Context: an optimization exercise on an open-source flow, tuned for small area, a short achievable clock period and few clock cycles per item. The choices shown serve that exercise and are no tape-out recipe.
Where RTL was checked, it was by simulation tests only, not by an equivalence proof against the original.
Not every run is shown, and edits may drop behaviour that the tests do not exercise.
No functional check of the RTL was part of run 2.

## flow/run.sh

```bash
#!/bin/bash
# synth_recipe.tcl (not shown) runs the flow's synth.tcl, then flattens the netlist and writes it again
# the make line also repeats each setting of config.mk as NAME=value (left out here)
make -C /OpenROAD-flow-scripts/flow DESIGN_CONFIG=/design/flow/config.mk WORK_HOME=/design/flow/orfs CLKGATE_MAP_FILE= SYNTH_SCRIPT=/design/flow/synth_recipe.tcl finish
```

## flow/config.mk

```make
export PLATFORM = sky130hd
export DESIGN_NAME = ntt_top
export DESIGN_NICKNAME = ntt_top
export VERILOG_FILES = /design/flow/design.v
export SDC_FILE = /design/flow/constraint.sdc
export NUM_CORES = 8
export LEC_CHECK = 0
export CAP_MARGIN = 20
export CORE_MARGIN = 2
export CORE_UTILIZATION = 30
export SETUP_SLACK_MARGIN = 2.0
export SLEW_MARGIN = 20
```

## flow/constraint.sdc

```tcl
create_clock -name core_clock -period 22.0 [get_ports {clk}]
set_input_delay 4.4000 -clock core_clock [delete_from_list [all_inputs] [get_ports {clk}]]
set_output_delay 4.4000 -clock core_clock [all_outputs]
set_load 0.01 [all_outputs]
```

## flow/design.v

```verilog
`timescale 1ns / 1ps
module mod_arith #(
  parameter integer DATA_WIDTH = 16,     
  parameter integer MODULUS    = 17,     
  parameter integer EXP_WIDTH  = 8       
)(
  input  wire [DATA_WIDTH-1:0] x,        
  input  wire [DATA_WIDTH-1:0] y,        
  input  wire [EXP_WIDTH-1:0]  exp,      
  output wire [DATA_WIDTH-1:0] add_o,    
  output wire [DATA_WIDTH-1:0] sub_o,    
  output wire [DATA_WIDTH-1:0] mul_o,    
  output wire [DATA_WIDTH-1:0] exp_o     
);
  function [DATA_WIDTH-1:0] f_add;
    input [DATA_WIDTH-1:0] a, b;
    integer sum;
    begin
      sum = a + b;
      f_add = (sum >= MODULUS ? sum - MODULUS : sum);
    end
  endfunction
  function [DATA_WIDTH-1:0] f_sub;
    input [DATA_WIDTH-1:0] a, b;
    integer diff;
    begin
      diff = a - b;
      f_sub = (diff < 0 ? diff + MODULUS : diff);
    end
  endfunction
  function [DATA_WIDTH-1:0] f_mul;
    input [DATA_WIDTH-1:0] a, b;
    integer prod;
    begin
      prod = a * b;
      f_mul = prod % MODULUS;
    end
  endfunction
  function [DATA_WIDTH-1:0] f_exp;
    input [DATA_WIDTH-1:0] base;
    input [EXP_WIDTH-1:0]  e;
    integer k;
    reg [DATA_WIDTH-1:0] acc;
    begin
      acc = 1;
      for (k = 0; k < (1 << EXP_WIDTH); k = k + 1)
        if (k < e)
          acc = f_mul(acc, base);
      f_exp = acc;
    end
  endfunction
  assign add_o = f_add(x, y);
  assign sub_o = f_sub(x, y);
  assign mul_o = f_mul(x, y);
  assign exp_o = f_exp(x, exp);
endmodule
`timescale 1ns / 1ps
module butterfly #(
  parameter integer DATA_WIDTH = 16,   
  parameter integer MODULUS    = 17     
)(
  input  wire [DATA_WIDTH-1:0] u,        
  input  wire [DATA_WIDTH-1:0] v,        
  input  wire [DATA_WIDTH-1:0] twiddle,  
  output wire [DATA_WIDTH-1:0] out_sum,  
  output wire [DATA_WIDTH-1:0] out_diff  
);
  wire [DATA_WIDTH-1:0] v_mul;
  mod_arith #(
    .DATA_WIDTH(DATA_WIDTH),
    .MODULUS   (MODULUS),
    .EXP_WIDTH (1)           
  ) mul_unit (
    .x    (v),
    .y    (twiddle),
    .exp  (1'b0),           
    .add_o(),               
    .sub_o(),               
    .mul_o(v_mul),          
    .exp_o()                
  );
  mod_arith #(
    .DATA_WIDTH(DATA_WIDTH),
    .MODULUS   (MODULUS),
    .EXP_WIDTH (1)
  ) addsub_unit (
    .x    (u),
    .y    (v_mul),
    .exp  (1'b0),
    .add_o(out_sum),
    .sub_o(out_diff),
    .mul_o(),               
    .exp_o()                
  );
endmodule
`timescale 1ns / 1ps
module ntt_stage #(
  parameter integer STAGE      = 1,
  parameter integer N          = 16,
  parameter integer DATA_WIDTH = 16,
  parameter integer MODULUS    = 17,
  parameter integer ROOT       = 3
)(
  input  wire [DATA_WIDTH-1:0] din0,  din1,  din2,  din3,
  input  wire [DATA_WIDTH-1:0] din4,  din5,  din6,  din7,
  input  wire [DATA_WIDTH-1:0] din8,  din9,  din10, din11,
  input  wire [DATA_WIDTH-1:0] din12, din13, din14, din15,
  output wire [DATA_WIDTH-1:0] dout0, dout1, dout2, dout3,
  output wire [DATA_WIDTH-1:0] dout4, dout5, dout6, dout7,
  output wire [DATA_WIDTH-1:0] dout8, dout9, dout10, dout11,
  output wire [DATA_WIDTH-1:0] dout12, dout13, dout14, dout15
);
  localparam integer LEN  = 1 << STAGE;
  localparam integer HALF = LEN >> 1;
  function [DATA_WIDTH-1:0] f_const_exp;
    input integer base, expn;
    integer k;
    reg [DATA_WIDTH-1:0] acc;
    begin
      acc = 1;
      for (k = 0; k < expn; k = k + 1)
        acc = (acc * base) % MODULUS;
      f_const_exp = acc;
    end
  endfunction
  localparam [DATA_WIDTH-1:0] WLEN = f_const_exp(ROOT, N/LEN);
  wire [DATA_WIDTH-1:0] a [0:N-1];
  wire [DATA_WIDTH-1:0] b [0:N-1];
  assign a[0]  = din0;   assign a[1]  = din1;
  assign a[2]  = din2;   assign a[3]  = din3;
  assign a[4]  = din4;   assign a[5]  = din5;
  assign a[6]  = din6;   assign a[7]  = din7;
  assign a[8]  = din8;   assign a[9]  = din9;
  assign a[10] = din10;  assign a[11] = din11;
  assign a[12] = din12;  assign a[13] = din13;
  assign a[14] = din14;  assign a[15] = din15;
  generate
    genvar base_idx, j;
    for (base_idx = 0; base_idx < N; base_idx = base_idx + LEN) begin : BASE
      for (j = 0; j < HALF; j = j + 1) begin : BFY
        localparam integer IDX0 = base_idx + j;
        localparam integer IDX1 = base_idx + j + HALF;
        localparam [DATA_WIDTH-1:0] WJ = f_const_exp(WLEN, j);
        butterfly #(
          .DATA_WIDTH(DATA_WIDTH),
          .MODULUS   (MODULUS)
        ) u_bfly (
          .u        (a[IDX0]),
          .v        (a[IDX1]),
          .twiddle  (WJ),
          .out_sum  (b[IDX0]),
          .out_diff (b[IDX1])
        );
      end
    end
  endgenerate
  assign dout0  = b[0];   assign dout1  = b[1];
  assign dout2  = b[2];   assign dout3  = b[3];
  assign dout4  = b[4];   assign dout5  = b[5];
  assign dout6  = b[6];   assign dout7  = b[7];
  assign dout8  = b[8];   assign dout9  = b[9];
  assign dout10 = b[10];  assign dout11 = b[11];
  assign dout12 = b[12];  assign dout13 = b[13];
  assign dout14 = b[14];  assign dout15 = b[15];
endmodule
`timescale 1ns / 1ps
module bitrev #(
  parameter integer DATA_WIDTH = 16,  
  parameter integer N          = 16    
)(
  input  wire [DATA_WIDTH-1:0] din0,  din1,  din2,  din3,
  input  wire [DATA_WIDTH-1:0] din4,  din5,  din6,  din7,
  input  wire [DATA_WIDTH-1:0] din8,  din9,  din10, din11,
  input  wire [DATA_WIDTH-1:0] din12, din13, din14, din15,
  output wire [DATA_WIDTH-1:0] dout0, dout1, dout2, dout3,
  output wire [DATA_WIDTH-1:0] dout4, dout5, dout6, dout7,
  output wire [DATA_WIDTH-1:0] dout8, dout9, dout10, dout11,
  output wire [DATA_WIDTH-1:0] dout12, dout13, dout14, dout15
);
  function [3:0] f_bitrev;
    input [3:0] idx;
    begin
      f_bitrev = { idx[0], idx[1], idx[2], idx[3] };
    end
  endfunction
  wire [DATA_WIDTH-1:0] A [0:N-1];
  wire [DATA_WIDTH-1:0] B [0:N-1];
  assign A[0]=din0;   assign A[1]=din1;   assign A[2]=din2;   assign A[3]=din3;
  assign A[4]=din4;   assign A[5]=din5;   assign A[6]=din6;   assign A[7]=din7;
  assign A[8]=din8;   assign A[9]=din9;   assign A[10]=din10; assign A[11]=din11;
  assign A[12]=din12; assign A[13]=din13; assign A[14]=din14; assign A[15]=din15;
  generate
    genvar i;
    for (i = 0; i < N; i = i + 1) begin : REV
      localparam [3:0] R = f_bitrev(i[3:0]);
      assign B[R] = A[i];
    end
  endgenerate
  assign dout0  = B[0];   assign dout1  = B[1];
  assign dout2  = B[2];   assign dout3  = B[3];
  assign dout4  = B[4];   assign dout5  = B[5];
  assign dout6  = B[6];   assign dout7  = B[7];
  assign dout8  = B[8];   assign dout9  = B[9];
  assign dout10 = B[10];  assign dout11 = B[11];
  assign dout12 = B[12];  assign dout13 = B[13];
  assign dout14 = B[14];  assign dout15 = B[15];
endmodule
`timescale 1ns / 1ps
module ram16 #(
  parameter integer DATA_WIDTH = 16,
  parameter integer N          = 16
)(
  input  wire                   clk,   
  input  wire                   load,   
  input  wire [DATA_WIDTH-1:0]  din0,  din1,  din2,  din3,
  input  wire [DATA_WIDTH-1:0]  din4,  din5,  din6,  din7,
  input  wire [DATA_WIDTH-1:0]  din8,  din9,  din10, din11,
  input  wire [DATA_WIDTH-1:0]  din12, din13, din14, din15,
  output wire [DATA_WIDTH-1:0]  dout0, dout1, dout2, dout3,
  output wire [DATA_WIDTH-1:0]  dout4, dout5, dout6, dout7,
  output wire [DATA_WIDTH-1:0]  dout8, dout9, dout10, dout11,
  output wire [DATA_WIDTH-1:0]  dout12, dout13, dout14, dout15
);
  reg [DATA_WIDTH-1:0] mem [0:N-1];
  integer i;
  always @(posedge clk) begin
    if (load) begin
      mem[0]  <= din0;  mem[1]  <= din1;
      mem[2]  <= din2;  mem[3]  <= din3;
      mem[4]  <= din4;  mem[5]  <= din5;
      mem[6]  <= din6;  mem[7]  <= din7;
      mem[8]  <= din8;  mem[9]  <= din9;
      mem[10] <= din10; mem[11] <= din11;
      mem[12] <= din12; mem[13] <= din13;
      mem[14] <= din14; mem[15] <= din15;
    end
  end
  assign dout0  = mem[0];   assign dout1  = mem[1];
  assign dout2  = mem[2];   assign dout3  = mem[3];
  assign dout4  = mem[4];   assign dout5  = mem[5];
  assign dout6  = mem[6];   assign dout7  = mem[7];
  assign dout8  = mem[8];   assign dout9  = mem[9];
  assign dout10 = mem[10];  assign dout11 = mem[11];
  assign dout12 = mem[12];  assign dout13 = mem[13];
  assign dout14 = mem[14];  assign dout15 = mem[15];
endmodule
`timescale 1ns / 1ps
module ntt_top #(
  parameter integer DATA_WIDTH = 16,
  parameter integer N          = 16,
  parameter integer MODULUS    = 17,
  parameter integer ROOT       = 3
)(
  input  wire                       clk,
  input  wire                       rst,
  input  wire                       start,
  input  wire [DATA_WIDTH-1:0]      din0,  din1,  din2,  din3,
  input  wire [DATA_WIDTH-1:0]      din4,  din5,  din6,  din7,
  input  wire [DATA_WIDTH-1:0]      din8,  din9,  din10, din11,
  input  wire [DATA_WIDTH-1:0]      din12, din13, din14, din15,
  output wire [DATA_WIDTH-1:0]      dout0,  dout1,  dout2,  dout3,
  output wire [DATA_WIDTH-1:0]      dout4,  dout5,  dout6,  dout7,
  output wire [DATA_WIDTH-1:0]      dout8,  dout9,  dout10, dout11,
  output wire [DATA_WIDTH-1:0]      dout12, dout13, dout14, dout15,
  output wire                       done
);
  localparam [2:0]
    IDLE   = 3'd0,
    LOAD   = 3'd1,
    BITREV = 3'd2,
    STG1   = 3'd3,
    STG2   = 3'd4,
    STG3   = 3'd5,
    STG4   = 3'd6,
    DONE_ST= 3'd7;
  reg [2:0] state, next_state;
  reg       load;
  wire [DATA_WIDTH-1:0] ram_dout0,  ram_dout1,  ram_dout2,  ram_dout3;
  wire [DATA_WIDTH-1:0] ram_dout4,  ram_dout5,  ram_dout6,  ram_dout7;
  wire [DATA_WIDTH-1:0] ram_dout8,  ram_dout9,  ram_dout10, ram_dout11;
  wire [DATA_WIDTH-1:0] ram_dout12, ram_dout13, ram_dout14, ram_dout15;
  reg  [DATA_WIDTH-1:0] ram_din0,   ram_din1,   ram_din2,   ram_din3;
  reg  [DATA_WIDTH-1:0] ram_din4,   ram_din5,   ram_din6,   ram_din7;
  reg  [DATA_WIDTH-1:0] ram_din8,   ram_din9,   ram_din10,  ram_din11;
  reg  [DATA_WIDTH-1:0] ram_din12,  ram_din13,  ram_din14,  ram_din15;
  wire [DATA_WIDTH-1:0] rev0,  rev1,  rev2,  rev3;
  wire [DATA_WIDTH-1:0] rev4,  rev5,  rev6,  rev7;
  wire [DATA_WIDTH-1:0] rev8,  rev9,  rev10, rev11;
  wire [DATA_WIDTH-1:0] rev12, rev13, rev14, rev15;
  wire [DATA_WIDTH-1:0] s10,  s11,  s12,  s13;
  wire [DATA_WIDTH-1:0] s14,  s15,  s16,  s17;
  wire [DATA_WIDTH-1:0] s18,  s19,  s110, s111;
  wire [DATA_WIDTH-1:0] s112, s113, s114, s115;
  wire [DATA_WIDTH-1:0] s20,  s21,  s22,  s23;
  wire [DATA_WIDTH-1:0] s24,  s25,  s26,  s27;
  wire [DATA_WIDTH-1:0] s28,  s29,  s210, s211;
  wire [DATA_WIDTH-1:0] s212, s213, s214, s215;
  wire [DATA_WIDTH-1:0] s30,  s31,  s32,  s33;
  wire [DATA_WIDTH-1:0] s34,  s35,  s36,  s37;
  wire [DATA_WIDTH-1:0] s38,  s39,  s310, s311;
  wire [DATA_WIDTH-1:0] s312, s313, s314, s315;
  wire [DATA_WIDTH-1:0] s40,  s41,  s42,  s43;
  wire [DATA_WIDTH-1:0] s44,  s45,  s46,  s47;
  wire [DATA_WIDTH-1:0] s48,  s49,  s410, s411;
  wire [DATA_WIDTH-1:0] s412, s413, s414, s415;
  always @(posedge clk) begin
    if (rst) state <= IDLE;
    else      state <= next_state;
  end
  always @(*) begin
    next_state = state;
    load       = 1'b0;
    case(state)
      IDLE:    if (start)        next_state = LOAD;
      LOAD:                       begin load = 1'b1; next_state = BITREV; end
      BITREV:                     begin load = 1'b1; next_state = STG1;  end
      STG1:                       begin load = 1'b1; next_state = STG2;  end
      STG2:                       begin load = 1'b1; next_state = STG3;  end
      STG3:                       begin load = 1'b1; next_state = STG4;  end
      STG4:                       begin load = 1'b1; next_state = DONE_ST; end
      DONE_ST:                   next_state = IDLE;
    endcase
  end
  always @(*) begin
    case(state)
      LOAD:   {ram_din0,ram_din1,ram_din2,ram_din3,
               ram_din4,ram_din5,ram_din6,ram_din7,
               ram_din8,ram_din9,ram_din10,ram_din11,
               ram_din12,ram_din13,ram_din14,ram_din15}
              = {din0, din1, din2, din3,
                 din4, din5, din6, din7,
                 din8, din9, din10, din11,
                 din12, din13, din14, din15};
      BITREV: {ram_din0,ram_din1,ram_din2,ram_din3,
               ram_din4,ram_din5,ram_din6,ram_din7,
               ram_din8,ram_din9,ram_din10,ram_din11,
               ram_din12,ram_din13,ram_din14,ram_din15}
              = {rev0, rev1, rev2, rev3,
                 rev4, rev5, rev6, rev7,
                 rev8, rev9, rev10,rev11,
                 rev12,rev13,rev14,rev15};
      STG1:   {ram_din0,ram_din1,ram_din2,ram_din3,
               ram_din4,ram_din5,ram_din6,ram_din7,
               ram_din8,ram_din9,ram_din10,ram_din11,
               ram_din12,ram_din13,ram_din14,ram_din15}
              = {s10, s11, s12, s13,
                 s14, s15, s16, s17,
                 s18, s19, s110,s111,
                 s112,s113,s114,s115};
      STG2:   {ram_din0,ram_din1,ram_din2,ram_din3,
               ram_din4,ram_din5,ram_din6,ram_din7,
               ram_din8,ram_din9,ram_din10,ram_din11,
               ram_din12,ram_din13,ram_din14,ram_din15}
              = {s20, s21, s22, s23,
                 s24, s25, s26, s27,
                 s28, s29, s210,s211,
                 s212,s213,s214,s215};
      STG3:   {ram_din0,ram_din1,ram_din2,ram_din3,
               ram_din4,ram_din5,ram_din6,ram_din7,
               ram_din8,ram_din9,ram_din10,ram_din11,
               ram_din12,ram_din13,ram_din14,ram_din15}
              = {s30, s31, s32, s33,
                 s34, s35, s36, s37,
                 s38, s39, s310,s311,
                 s312,s313,s314,s315};
      STG4:   {ram_din0,ram_din1,ram_din2,ram_din3,
               ram_din4,ram_din5,ram_din6,ram_din7,
               ram_din8,ram_din9,ram_din10,ram_din11,
               ram_din12,ram_din13,ram_din14,ram_din15}
              = {s40, s41, s42, s43,
                 s44, s45, s46, s47,
                 s48, s49, s410,s411,
                 s412,s413,s414,s415};
      default:   
        {ram_din0,ram_din1,ram_din2,ram_din3,
         ram_din4,ram_din5,ram_din6,ram_din7,
         ram_din8,ram_din9,ram_din10,ram_din11,
         ram_din12,ram_din13,ram_din14,ram_din15}
        = {ram_dout0,ram_dout1,ram_dout2,ram_dout3,
           ram_dout4,ram_dout5,ram_dout6,ram_dout7,
           ram_dout8,ram_dout9,ram_dout10,ram_dout11,
           ram_dout12,ram_dout13,ram_dout14,ram_dout15};
    endcase
  end
  ram16 #(.DATA_WIDTH(DATA_WIDTH), .N(N)) ram_u (
    .clk   (clk),    .load  (load),
    .din0  (ram_din0),  .din1 (ram_din1),  .din2 (ram_din2),  .din3 (ram_din3),
    .din4  (ram_din4),  .din5 (ram_din5),  .din6 (ram_din6),  .din7 (ram_din7),
    .din8  (ram_din8),  .din9 (ram_din9),  .din10(ram_din10),.din11(ram_din11),
    .din12 (ram_din12), .din13(ram_din13), .din14(ram_din14), .din15(ram_din15),
    .dout0  (ram_dout0),  .dout1  (ram_dout1),
    .dout2  (ram_dout2),  .dout3  (ram_dout3),
    .dout4  (ram_dout4),  .dout5  (ram_dout5),
    .dout6  (ram_dout6),  .dout7  (ram_dout7),
    .dout8  (ram_dout8),  .dout9  (ram_dout9),
    .dout10 (ram_dout10), .dout11 (ram_dout11),
    .dout12 (ram_dout12), .dout13 (ram_dout13),
    .dout14 (ram_dout14), .dout15 (ram_dout15)
  );
  bitrev #(.DATA_WIDTH(DATA_WIDTH), .N(N)) br_u (
    .din0(ram_dout0),  .din1(ram_dout1),  .din2(ram_dout2),  .din3(ram_dout3),
    .din4(ram_dout4),  .din5(ram_dout5),  .din6(ram_dout6),  .din7(ram_dout7),
    .din8(ram_dout8),  .din9(ram_dout9),  .din10(ram_dout10),.din11(ram_dout11),
    .din12(ram_dout12),.din13(ram_dout13),.din14(ram_dout14),.din15(ram_dout15),
    .dout0(rev0),      .dout1(rev1),      .dout2(rev2),      .dout3(rev3),
    .dout4(rev4),      .dout5(rev5),      .dout6(rev6),      .dout7(rev7),
    .dout8(rev8),      .dout9(rev9),      .dout10(rev10),    .dout11(rev11),
    .dout12(rev12),    .dout13(rev13),    .dout14(rev14),    .dout15(rev15)
  );
  ntt_stage #(.STAGE(1), .DATA_WIDTH(DATA_WIDTH), .MODULUS(MODULUS)) s1_u (
    .din0(ram_dout0),  .din1(ram_dout1),  .din2(ram_dout2),  .din3(ram_dout3),
    .din4(ram_dout4),  .din5(ram_dout5),  .din6(ram_dout6),  .din7(ram_dout7),
    .din8(ram_dout8),  .din9(ram_dout9),  .din10(ram_dout10),.din11(ram_dout11),
    .din12(ram_dout12),.din13(ram_dout13),.din14(ram_dout14),.din15(ram_dout15),
    .dout0(s10),       .dout1(s11),       .dout2(s12),       .dout3(s13),
    .dout4(s14),       .dout5(s15),       .dout6(s16),       .dout7(s17),
    .dout8(s18),       .dout9(s19),       .dout10(s110),     .dout11(s111),
    .dout12(s112),     .dout13(s113),     .dout14(s114),     .dout15(s115)
  );
  ntt_stage #(.STAGE(2), .DATA_WIDTH(DATA_WIDTH), .MODULUS(MODULUS)) s2_u (
    .din0(ram_dout0),  .din1(ram_dout1),  .din2(ram_dout2),  .din3(ram_dout3),
    .din4(ram_dout4),  .din5(ram_dout5),  .din6(ram_dout6),  .din7(ram_dout7),
    .din8(ram_dout8),  .din9(ram_dout9),  .din10(ram_dout10),.din11(ram_dout11),
    .din12(ram_dout12),.din13(ram_dout13),.din14(ram_dout14),.din15(ram_dout15),
    .dout0(s20),       .dout1(s21),       .dout2(s22),       .dout3(s23),
    .dout4(s24),       .dout5(s25),       .dout6(s26),       .dout7(s27),
    .dout8(s28),       .dout9(s29),       .dout10(s210),     .dout11(s211),
    .dout12(s212),     .dout13(s213),     .dout14(s214),     .dout15(s215)
  );
  ntt_stage #(.STAGE(3), .DATA_WIDTH(DATA_WIDTH), .MODULUS(MODULUS)) s3_u (
    .din0(ram_dout0),  .din1(ram_dout1),  .din2(ram_dout2),  .din3(ram_dout3),
    .din4(ram_dout4),  .din5(ram_dout5),  .din6(ram_dout6),  .din7(ram_dout7),
    .din8(ram_dout8),  .din9(ram_dout9),  .din10(ram_dout10),.din11(ram_dout11),
    .din12(ram_dout12),.din13(ram_dout13),.din14(ram_dout14),.din15(ram_dout15),
    .dout0(s30),       .dout1(s31),       .dout2(s32),       .dout3(s33),
    .dout4(s34),       .dout5(s35),       .dout6(s36),       .dout7(s37),
    .dout8(s38),       .dout9(s39),       .dout10(s310),     .dout11(s311),
    .dout12(s312),     .dout13(s313),     .dout14(s314),     .dout15(s315)
  );
  ntt_stage #(.STAGE(4), .DATA_WIDTH(DATA_WIDTH), .MODULUS(MODULUS)) s4_u (
    .din0(ram_dout0),  .din1(ram_dout1),  .din2(ram_dout2),  .din3(ram_dout3),
    .din4(ram_dout4),  .din5(ram_dout5),  .din6(ram_dout6),  .din7(ram_dout7),
    .din8(ram_dout8),  .din9(ram_dout9),  .din10(ram_dout10),.din11(ram_dout11),
    .din12(ram_dout12),.din13(ram_dout13),.din14(ram_dout14),.din15(ram_dout15),
    .dout0(s40),       .dout1(s41),       .dout2(s42),       .dout3(s43),
    .dout4(s44),       .dout5(s45),       .dout6(s46),       .dout7(s47),
    .dout8(s48),       .dout9(s49),       .dout10(s410),     .dout11(s411),
    .dout12(s412),     .dout13(s413),     .dout14(s414),     .dout15(s415)
  );
  assign dout0  = ram_dout0;   assign dout1  = ram_dout1;
  assign dout2  = ram_dout2;   assign dout3  = ram_dout3;
  assign dout4  = ram_dout4;   assign dout5  = ram_dout5;
  assign dout6  = ram_dout6;   assign dout7  = ram_dout7;
  assign dout8  = ram_dout8;   assign dout9  = ram_dout9;
  assign dout10 = ram_dout10;  assign dout11 = ram_dout11;
  assign dout12 = ram_dout12;  assign dout13 = ram_dout13;
  assign dout14 = ram_dout14;  assign dout15 = ram_dout15;
  assign done = (state == DONE_ST);
endmodule
```

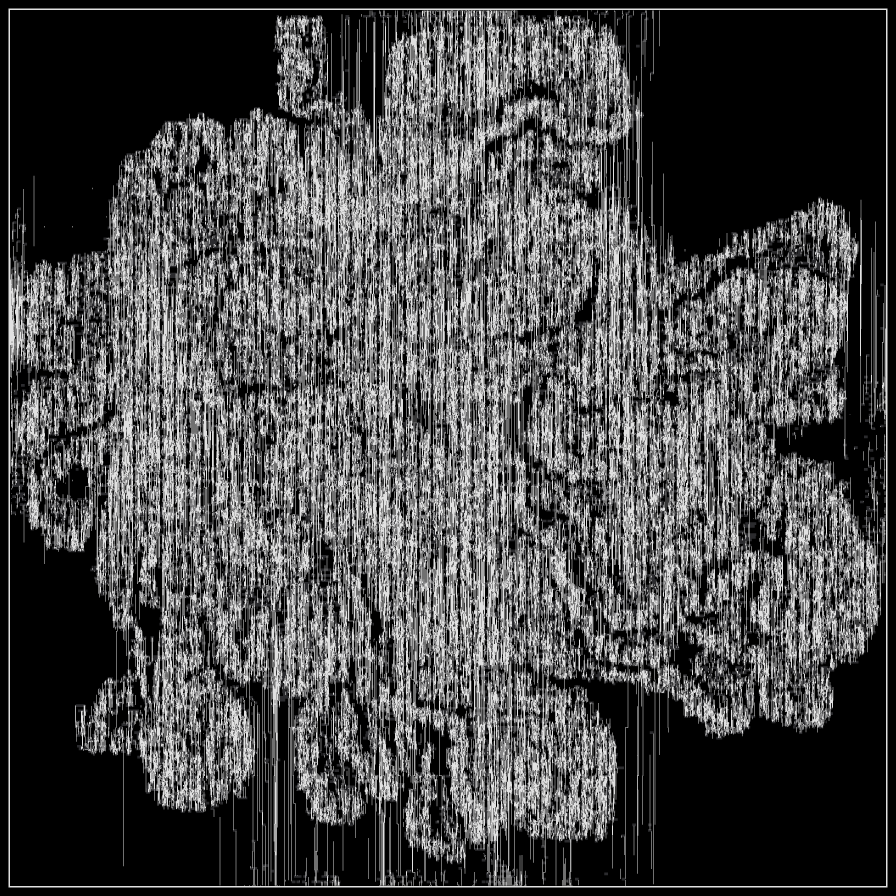
(run_1/met2.png)
longest straight run: 244 um
main direction: vertical
share of all routed wire: 42%

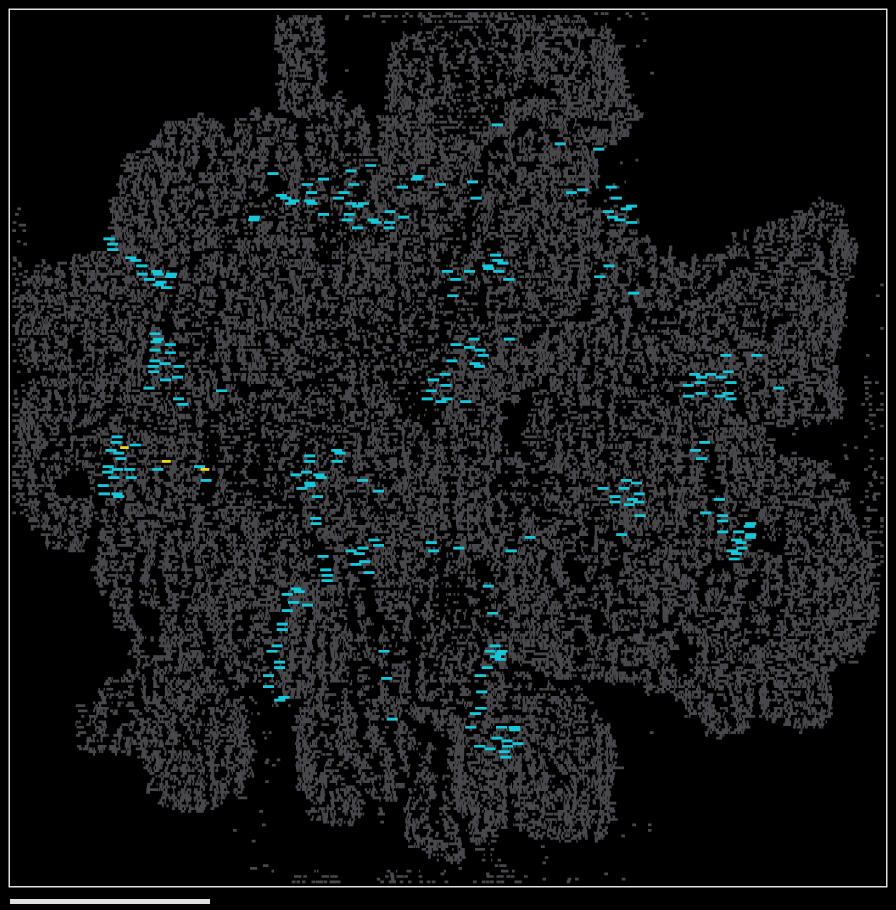
(run_1/registers.png)
The bar under the picture is 200 um long. Other cells in gray.
[cyan] ram_u.mem | placed flops: 256
[yellow] state | placed flops: 3

==> impl_metrics.env, run 1 <==
export IMPL_hpwl_mm=926
export IMPL_htree_levels=2
export IMPL_io_buffers=515
export IMPL_path_depth=75
export IMPL_relSlewSlack=0.125
export IMPL_path_buf_inv=8
export IMPL_multi_input_gates=30000
export IMPL_crit_family="simple AND/OR/NAND/NOR gates"
export IMPL_nWellTaps=10200
export IMPL_critPathLaunchType="flop"
export IMPL_largest_register="ram_u.mem"
export IMPL_buffers_excl_clock=1852
export IMPL_finalHoldViolCount=0
export IMPL_clock_skew_ns=0.0473
export IMPL_netlist_area_um2=229000
export IMPL_yosys_warnings=9
export IMPL_antennaDiodeCount=71
export IMPL_ios=516
export IMPL_drt_vias_per_instance=6.11
export IMPL_period_minus_slack_ns=19.93
export IMPL_clkSinkCount=259
export IMPL_worstMarginPinSlew_ns=1.31
export IMPL_use_met3=0.0581
export IMPL_timing_final_crit_share=0.906
export IMPL_drive_gt1_frac=0.120
export IMPL_synth_commonest_cells="3779 x nor2_1, 2730 x xnor2_1, 2599 x nand2_1, 2281 x a21oi_1, 1939 x ha_1"
export IMPL_grt_max_degree=70
export IMPL_ys_seq_area_frac=0.0338
export IMPL_rsz0062_at_grt="true"
export IMPL_top_regs="ram_u.mem: 256 flops, state: 3 flops"
export IMPL_synth_compound_area_frac=0.333
export IMPL_drt_met1_wl_mm=473
export IMPL_seq_cell_count=259
export IMPL_wl_met3_mm=109
export IMPL_r2r_slack_ns=2.07
export IMPL_core_area_um2=763000
export IMPL_multi_input_area_um2=217000
export IMPL_cp_arrival_ns=20.46
export IMPL_met2_usage=0.418
export IMPL_multi_input_area_share=0.832
export IMPL_cp_max_fo=11
export IMPL_die_w_um=878
export IMPL_die_area_um2=771000
export IMPL_setup_viol=0
export IMPL_status="complete, no violations"
export IMPL_cap_violations=0
export IMPL_place_area_um2=249000
export IMPL_syn_inst=33200
export IMPL_grt_pass1_vias=246000
export IMPL_synth_cell_types=220
export IMPL_drc=0
export IMPL_root_buffer="clkbuf_16"
export IMPL_dp_slack_ns=0.0946
export IMPL_area_share_clock_buf_inv=0.00584
export IMPL_synthAdderAreaFrac=0.132
export IMPL_avgRoutedWirePerCell_um=25.8
export IMPL_min_to="state[0]$_SDFFE_PP0P_"
export IMPL_synthMuxAreaShare=0.0284
export IMPL_syn_area_per_cell_um2=6.91
export IMPL_r2r_start="ram_u.mem[3][2]$_DFFE_PP_"
export IMPL_maxUsedRoutingLayer="met5"
export IMPL_n_all_inverters=1621
export IMPL_synth_nets=35600
export IMPL_synthXorXnorAreaFrac=0.151
export IMPL_dominant_cells="multi-input gates"
export IMPL_dr_pass1_iters=14
export IMPL_hold_path_startpoint="state[0]$_SDFFE_PP0P_"
export IMPL_final_cell_mix="3709 x nor2_1, 2636 x xnor2_1, 2582 x nand2_1, 2204 x a21oi_1, 1935 x ha_1"
export IMPL_die_y_um=878
export IMPL_row_count=321
export IMPL_synth_top_area_frac=0.106
export IMPL_crit_type="flop to flop"
export IMPL_synth_flop_cell="edfxtp_1"
export IMPL_insertion_delay_ns=0.78
export IMPL_crit_required_ns=22.53
export IMPL_nClkBuffers=53
export IMPL_clkTransAtPathRegs_ns=0.06
export IMPL_layout_commonest_cell="nor2_1"
export IMPL_synth_seq_cells=259
export IMPL_synth_simple_area_share=0.271
export IMPL_use_met1=0.358
export IMPL_synth_most_common_cell="nor2_1"
export IMPL_rr_endpoint="ram_u.mem[3][11]$_DFFE_PP_"
export IMPL_crit_path_start="ram_u.mem[3][2]$_DFFE_PP_"
export IMPL_cts_buffers_inserted=45
export IMPL_min_path_type="flop to flop"
export IMPL_initial_core_util=0.300
export IMPL_ys_top_cells_by_area="ha_1 11%, xnor2_1 10%, nor2_1 6.2%, a21oi_1 5.0%, xor2_1 4.4%"
export IMPL_ant_nets=0
export IMPL_layout_nets=36300
export IMPL_overflow=0
export IMPL_tritoncts="built"
export IMPL_routed_wl_met2_mm=475
export IMPL_area_growth_pct=13.8
export IMPL_fin_area_um2=261000
export IMPL_ctsResizeCount=489
export IMPL_grt_pass1_wl_mm=1630
export IMPL_synth_top_family_by_area="compound AO/OA/AOI/OAI gates"
export IMPL_synthArstFlopShare=0
export IMPL_grtUsageTotal=0.275
export IMPL_sh_seq_area=0.0298
export IMPL_fin_ws_ns=2.07
export IMPL_crit_path_end_kind="flop"
export IMPL_final_instance_count_excl_fill=44100
export IMPL_regArea_um2=7760
export IMPL_largest_reg_flops=256
export IMPL_whs_path_depth=1
export IMPL_finalWeightedCongestion=1.06
export IMPL_antenna_found_initial=129
export IMPL_cts_setup_buffers=118
export IMPL_fillers=81800
export IMPL_synth_top_cell_by_area="ha_1"
export IMPL_hold_buffers=0
export IMPL_placed_cells=43600
export IMPL_max_freq_mhz=50.2
export IMPL_whs_ns=0.838
export IMPL_wl_mm=1140
export IMPL_r2r_cells=75
export IMPL_crit_path_top_delay_cell="nor4_1"
export IMPL_drtIter0Drc=29100
export IMPL_drv_slew=0
export IMPL_num_vias=270000
export IMPL_endpoint="ram_u.mem[3][11]$_DFFE_PP_"
export IMPL_gr_max_usage_layer="met2"
export IMPL_cts_buffer_depth=3
Testbench counts for the RTL of run 1, summed over its fixed seeds: cycles 19,200, items 2,400.
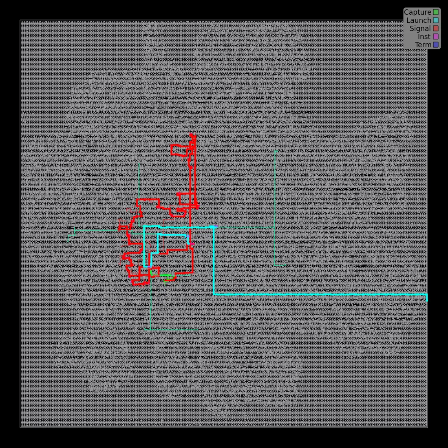
(run_1/final_worst_path.png)
Fin Setup TNS: 0 ns
Core Util, Final: 0.342

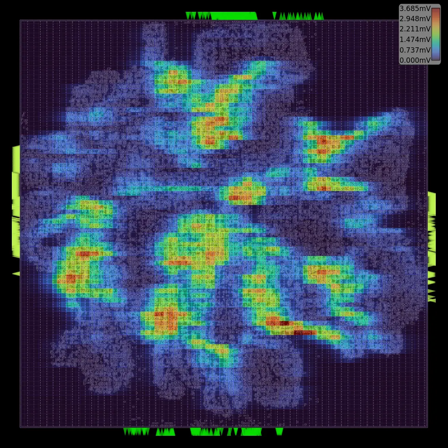
(run_1/final_ir_drop.png)

--- run 2: outline of the changes from run 1 ---
flow/design.v: 459 -> 1434 lines; modules unchanged: 0
  ntt_top: edited, 212 -> 1425 lines
  ntt_fa: new, 4 lines
  ntt_ha: new, 4 lines
  removed: mod_arith, butterfly, ntt_stage, bitrev, ram16
==> module ntt_ha as of run 2 <==
module ntt_ha (input wire a, b, output wire s, co);
  assign s  = a ^ b;
  assign co = a & b;
endmodule
==> module ntt_fa as of run 2 <==
module ntt_fa (input wire a, b, c, output wire s, co);
  assign s  = a ^ b ^ c;
  assign co = (a & b) | (a & c) | (b & c);
endmodule
==> flow/flow/run.sh (new file) <==
#!/bin/bash
# The standard layout (standard.sh: the standard flow's synthesis and ORFS flow), with two
# placement options changed:
#  - port buffers are sky130_fd_sc_hd__buf_1 instead of the default pick;
#  - the constant-0 outputs share tie cells instead of one tie cell per port.
set -euo pipefail
bash standard.sh \
  "BUFFER_PORTS_ARGS=-buffer_cell sky130_fd_sc_hd__buf_1" \
  SKIP_REPAIR_TIE_FANOUT=1 \
  finish > standard_flow.log 2>&1
==> flow/standard.sh (new file) <==
#!/bin/bash
# synth_recipe.tcl (not shown) runs the flow's synth.tcl, then flattens the netlist and writes it again
# the make line also repeats each setting of config.mk as NAME=value (left out here)
make -C /OpenROAD-flow-scripts/flow DESIGN_CONFIG=/design/flow/config.mk WORK_HOME=/design/flow/orfs CLKGATE_MAP_FILE= SYNTH_SCRIPT=/design/flow/synth_recipe.tcl "${@:-finish}"
--- a/flow/config.mk
+++ b/flow/config.mk
@@ -11,2 +11,4 @@
 export SETUP_SLACK_MARGIN = 2.0
 export SLEW_MARGIN = 20
+export SYNTH_HIERARCHICAL = 1
+export SYNTH_MINIMUM_KEEP_SIZE = 0
removed: flow/run.sh
==> run 2 against run 1 <==
Net effect: cell count decreased by 95%; clock skew fell by 0.047 ns; critical path depth is 42 lower; worst hold slack worse by 0.38 ns; clock-buffer cell count is 43 lower; first-iteration DRC count is 99% lower; via count decreased by 97%; sequential cell count is 179 lower; die area fell by 93%; critical endpoint is now dout11[2]; largest cell class unchanged.
==> impl_metrics.env, run 2 <==
export IMPL_r2r_slack_ns=21.25
export IMPL_area_growth_pct=1.77
export IMPL_hold_buffers=0
export IMPL_clkSinkCount=80
export IMPL_clock_skew_ns=0
export IMPL_drc=0
export IMPL_cap_violations=0
export IMPL_hpwl_mm=31.2
export IMPL_placed_cells=2116
export IMPL_whs_ns=0.456
export IMPL_dominant_cells="multi-input gates"
export IMPL_multi_input_gates=850
export IMPL_synth_cell_types=56
export IMPL_buffers_excl_clock=164
export IMPL_synth_top_area_frac=0.453
export IMPL_largest_register="res"
export IMPL_die_w_um=228
export IMPL_r2r_start="res[4][0]$_DFF_P_"
export IMPL_synth_simple_area_share=0.0530
export IMPL_synth_seq_cells=80
export IMPL_synthArstFlopShare=0
export IMPL_tritoncts="built"
export IMPL_crit_family="adder cells"
export IMPL_synth_compound_area_frac=0.0758
export IMPL_cts_buffer_depth=2
export IMPL_grt_max_degree=177
export IMPL_area_share_clock_buf_inv=0.0202
export IMPL_fin_tns_setup_ns=0
export IMPL_die_area_um2=51900
export IMPL_seq_cell_count=80
export IMPL_cts_buffers_inserted=9
export IMPL_ys_seq_area_frac=0.107
export IMPL_sh_seq_area=0.105
export IMPL_largest_reg_flops=80
export IMPL_relSlewSlack=0.487
export IMPL_multi_input_area_um2=10600
export IMPL_whs_path_depth=1
export IMPL_synth_top_family_by_area="adder cells"
export IMPL_crit_path_end_kind="output port"
export IMPL_multi_input_area_share=0.693
export IMPL_drt_vias_per_instance=4.29
export IMPL_cp_max_fo=9
export IMPL_die_y_um=228
export IMPL_avgRoutedWirePerCell_um=16.1
export IMPL_finalWeightedCongestion=0.911
export IMPL_drv_slew=0
export IMPL_crit_type="primary input to output port"
export IMPL_core_area_um2=49800
export IMPL_synth_flop_cell="dfxtp_1"
export IMPL_dr_pass1_iters=4
export IMPL_ys_top_cells_by_area="fa_1 45%, dfxtp_1 11%, ha_1 9.6%, buf_4 8.8%, inv_1 8.7%"
export IMPL_timing_final_crit_share=0.846
export IMPL_yosys_warnings=9
export IMPL_max_freq_mhz=53.8
export IMPL_worstMarginPinSlew_ns=0.769
export IMPL_synth_top_cell_by_area="fa_1"
export IMPL_dp_slack_ns=3.44
export IMPL_io_buffers=163
export IMPL_num_vias=9140
export IMPL_r2r_cells=2
export IMPL_path_depth=33
export IMPL_rr_endpoint="res[4][0]$_DFF_P_"
export IMPL_drtIter0Drc=379
export IMPL_routed_wl_met2_mm=15.8
export IMPL_crit_path_start="din3[0]"
export IMPL_regArea_um2=1600
export IMPL_ctsResizeCount=0
export IMPL_htree_levels=3
export IMPL_layout_nets=2169
export IMPL_ios=516
export IMPL_wl_mm=34.3
export IMPL_status="complete, no violations"
export IMPL_root_buffer="clkbuf_16"
export IMPL_fin_area_um2=15300
export IMPL_place_area_um2=15000
export IMPL_hold_path_startpoint="res[7][1]$_DFF_P_"
export IMPL_drive_gt1_frac=0.0261
export IMPL_use_met1=0.179
export IMPL_gr_max_usage_layer="met2"
export IMPL_cp_arrival_ns=14.20
export IMPL_synthAdderAreaFrac=0.549
export IMPL_min_path_type="flop to flop"
export IMPL_rsz0062_at_grt="false"
export IMPL_final_cell_mix="350 x inv_1, 340 x fa_1, 162 x buf_1, 115 x ha_1, 80 x dfxtp_1"
export IMPL_drt_met1_wl_mm=15.7
export IMPL_setup_viol=0
export IMPL_top_regs="res: 80 flops"
export IMPL_synthXorXnorAreaFrac=0.00641
export IMPL_grt_pass1_vias=10100
export IMPL_antenna_found_initial=5
export IMPL_ant_nets=0
export IMPL_met2_usage=0.225
export IMPL_nClkBuffers=10
export IMPL_overflow=0
export IMPL_endpoint="dout11[2]"
export IMPL_insertion_delay_ns=0.36
export IMPL_cts_setup_buffers=0
export IMPL_use_met3=0.0326
export IMPL_synth_most_common_cell="inv_1"
export IMPL_grt_pass1_wl_mm=54.4
export IMPL_n_all_inverters=350
export IMPL_clkTransAtPathRegs_ns=0.06
export IMPL_synthMuxAreaShare=0.0210
export IMPL_crit_path_top_delay_cell="fa_1"
export IMPL_finalHoldViolCount=0
export IMPL_antennaDiodeCount=0
export IMPL_initial_core_util=0.302
export IMPL_crit_required_ns=17.60
export IMPL_synth_nets=2210
export IMPL_fillers=5146
export IMPL_layout_commonest_cell="inv_1"
export IMPL_netlist_area_um2=15000
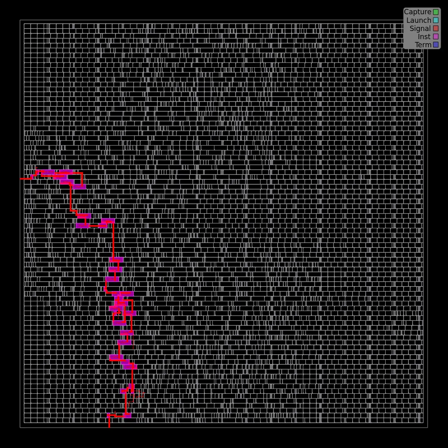
(run_2/final_worst_path.png)
Core Util, Final: 0.307
crit path time final: 18.60 ns
fin cells: 2130
crit path setup slack, layout: 3.40 ns

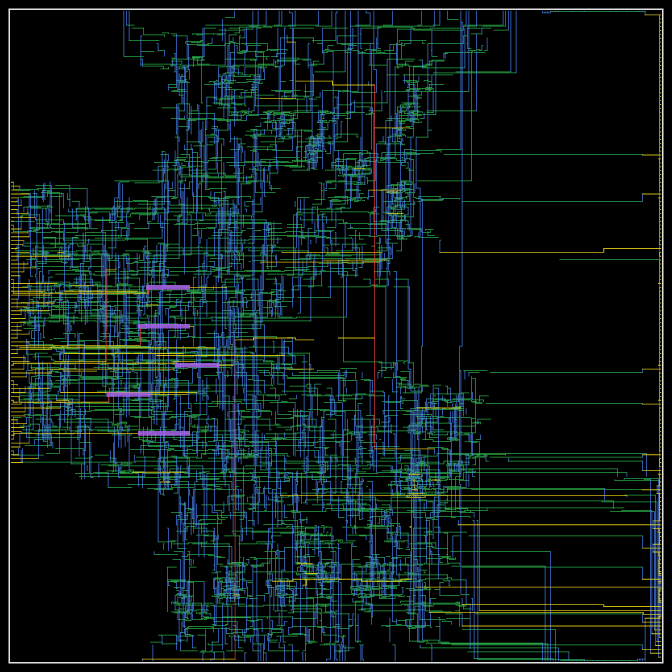
(run_2/metal_stack.png)
[red] met4 | wire length: 348 um
[yellow] met3 | wire length: 2370 um
[blue] met2 | wire length: 15800 um
[purple] met5 | wire length: 74.5 um
[green] met1 | wire length: 15700 um

==> re-timing with driven ports <==
How much do the figures lean on ideal ports? The routed layouts below were timed once more, with nothing changed but the port constraints. Step 1 (the two cells are an assumption about what drives the block):
set clk [get_ports {clk}]
set_driving_cell -lib_cell sky130_fd_sc_hd__clkbuf_16 $clk
set_driving_cell -lib_cell sky130_fd_sc_hd__buf_2 [delete_from_list [all_inputs] $clk]
Step 2 adds t to the input delays and takes it off the output delays; t is the mean of the earliest and latest rising clock arrival at the registers after step 1. Input paths then give back, and output paths get back, about the clock's delay inside the block. Three values: ideal, step 1, step 2; two values: the first two.
run | shift t [ns] | setup slack, ns | hold slack, ns
run 1 | 0.897 | 2.069 / 2.069 / 2.069 | 0.838 / 0.838 / 0.838
run 2 | 0.407 | 3.399 / 3.375 / 3.375 | 0.456 / 0.456 / 0.456
After both steps setup and hold are still met in every run listed. The setup slack of run 2, which loses most, moves by -0.024 ns with the drivers and by -0.024 ns with both steps.
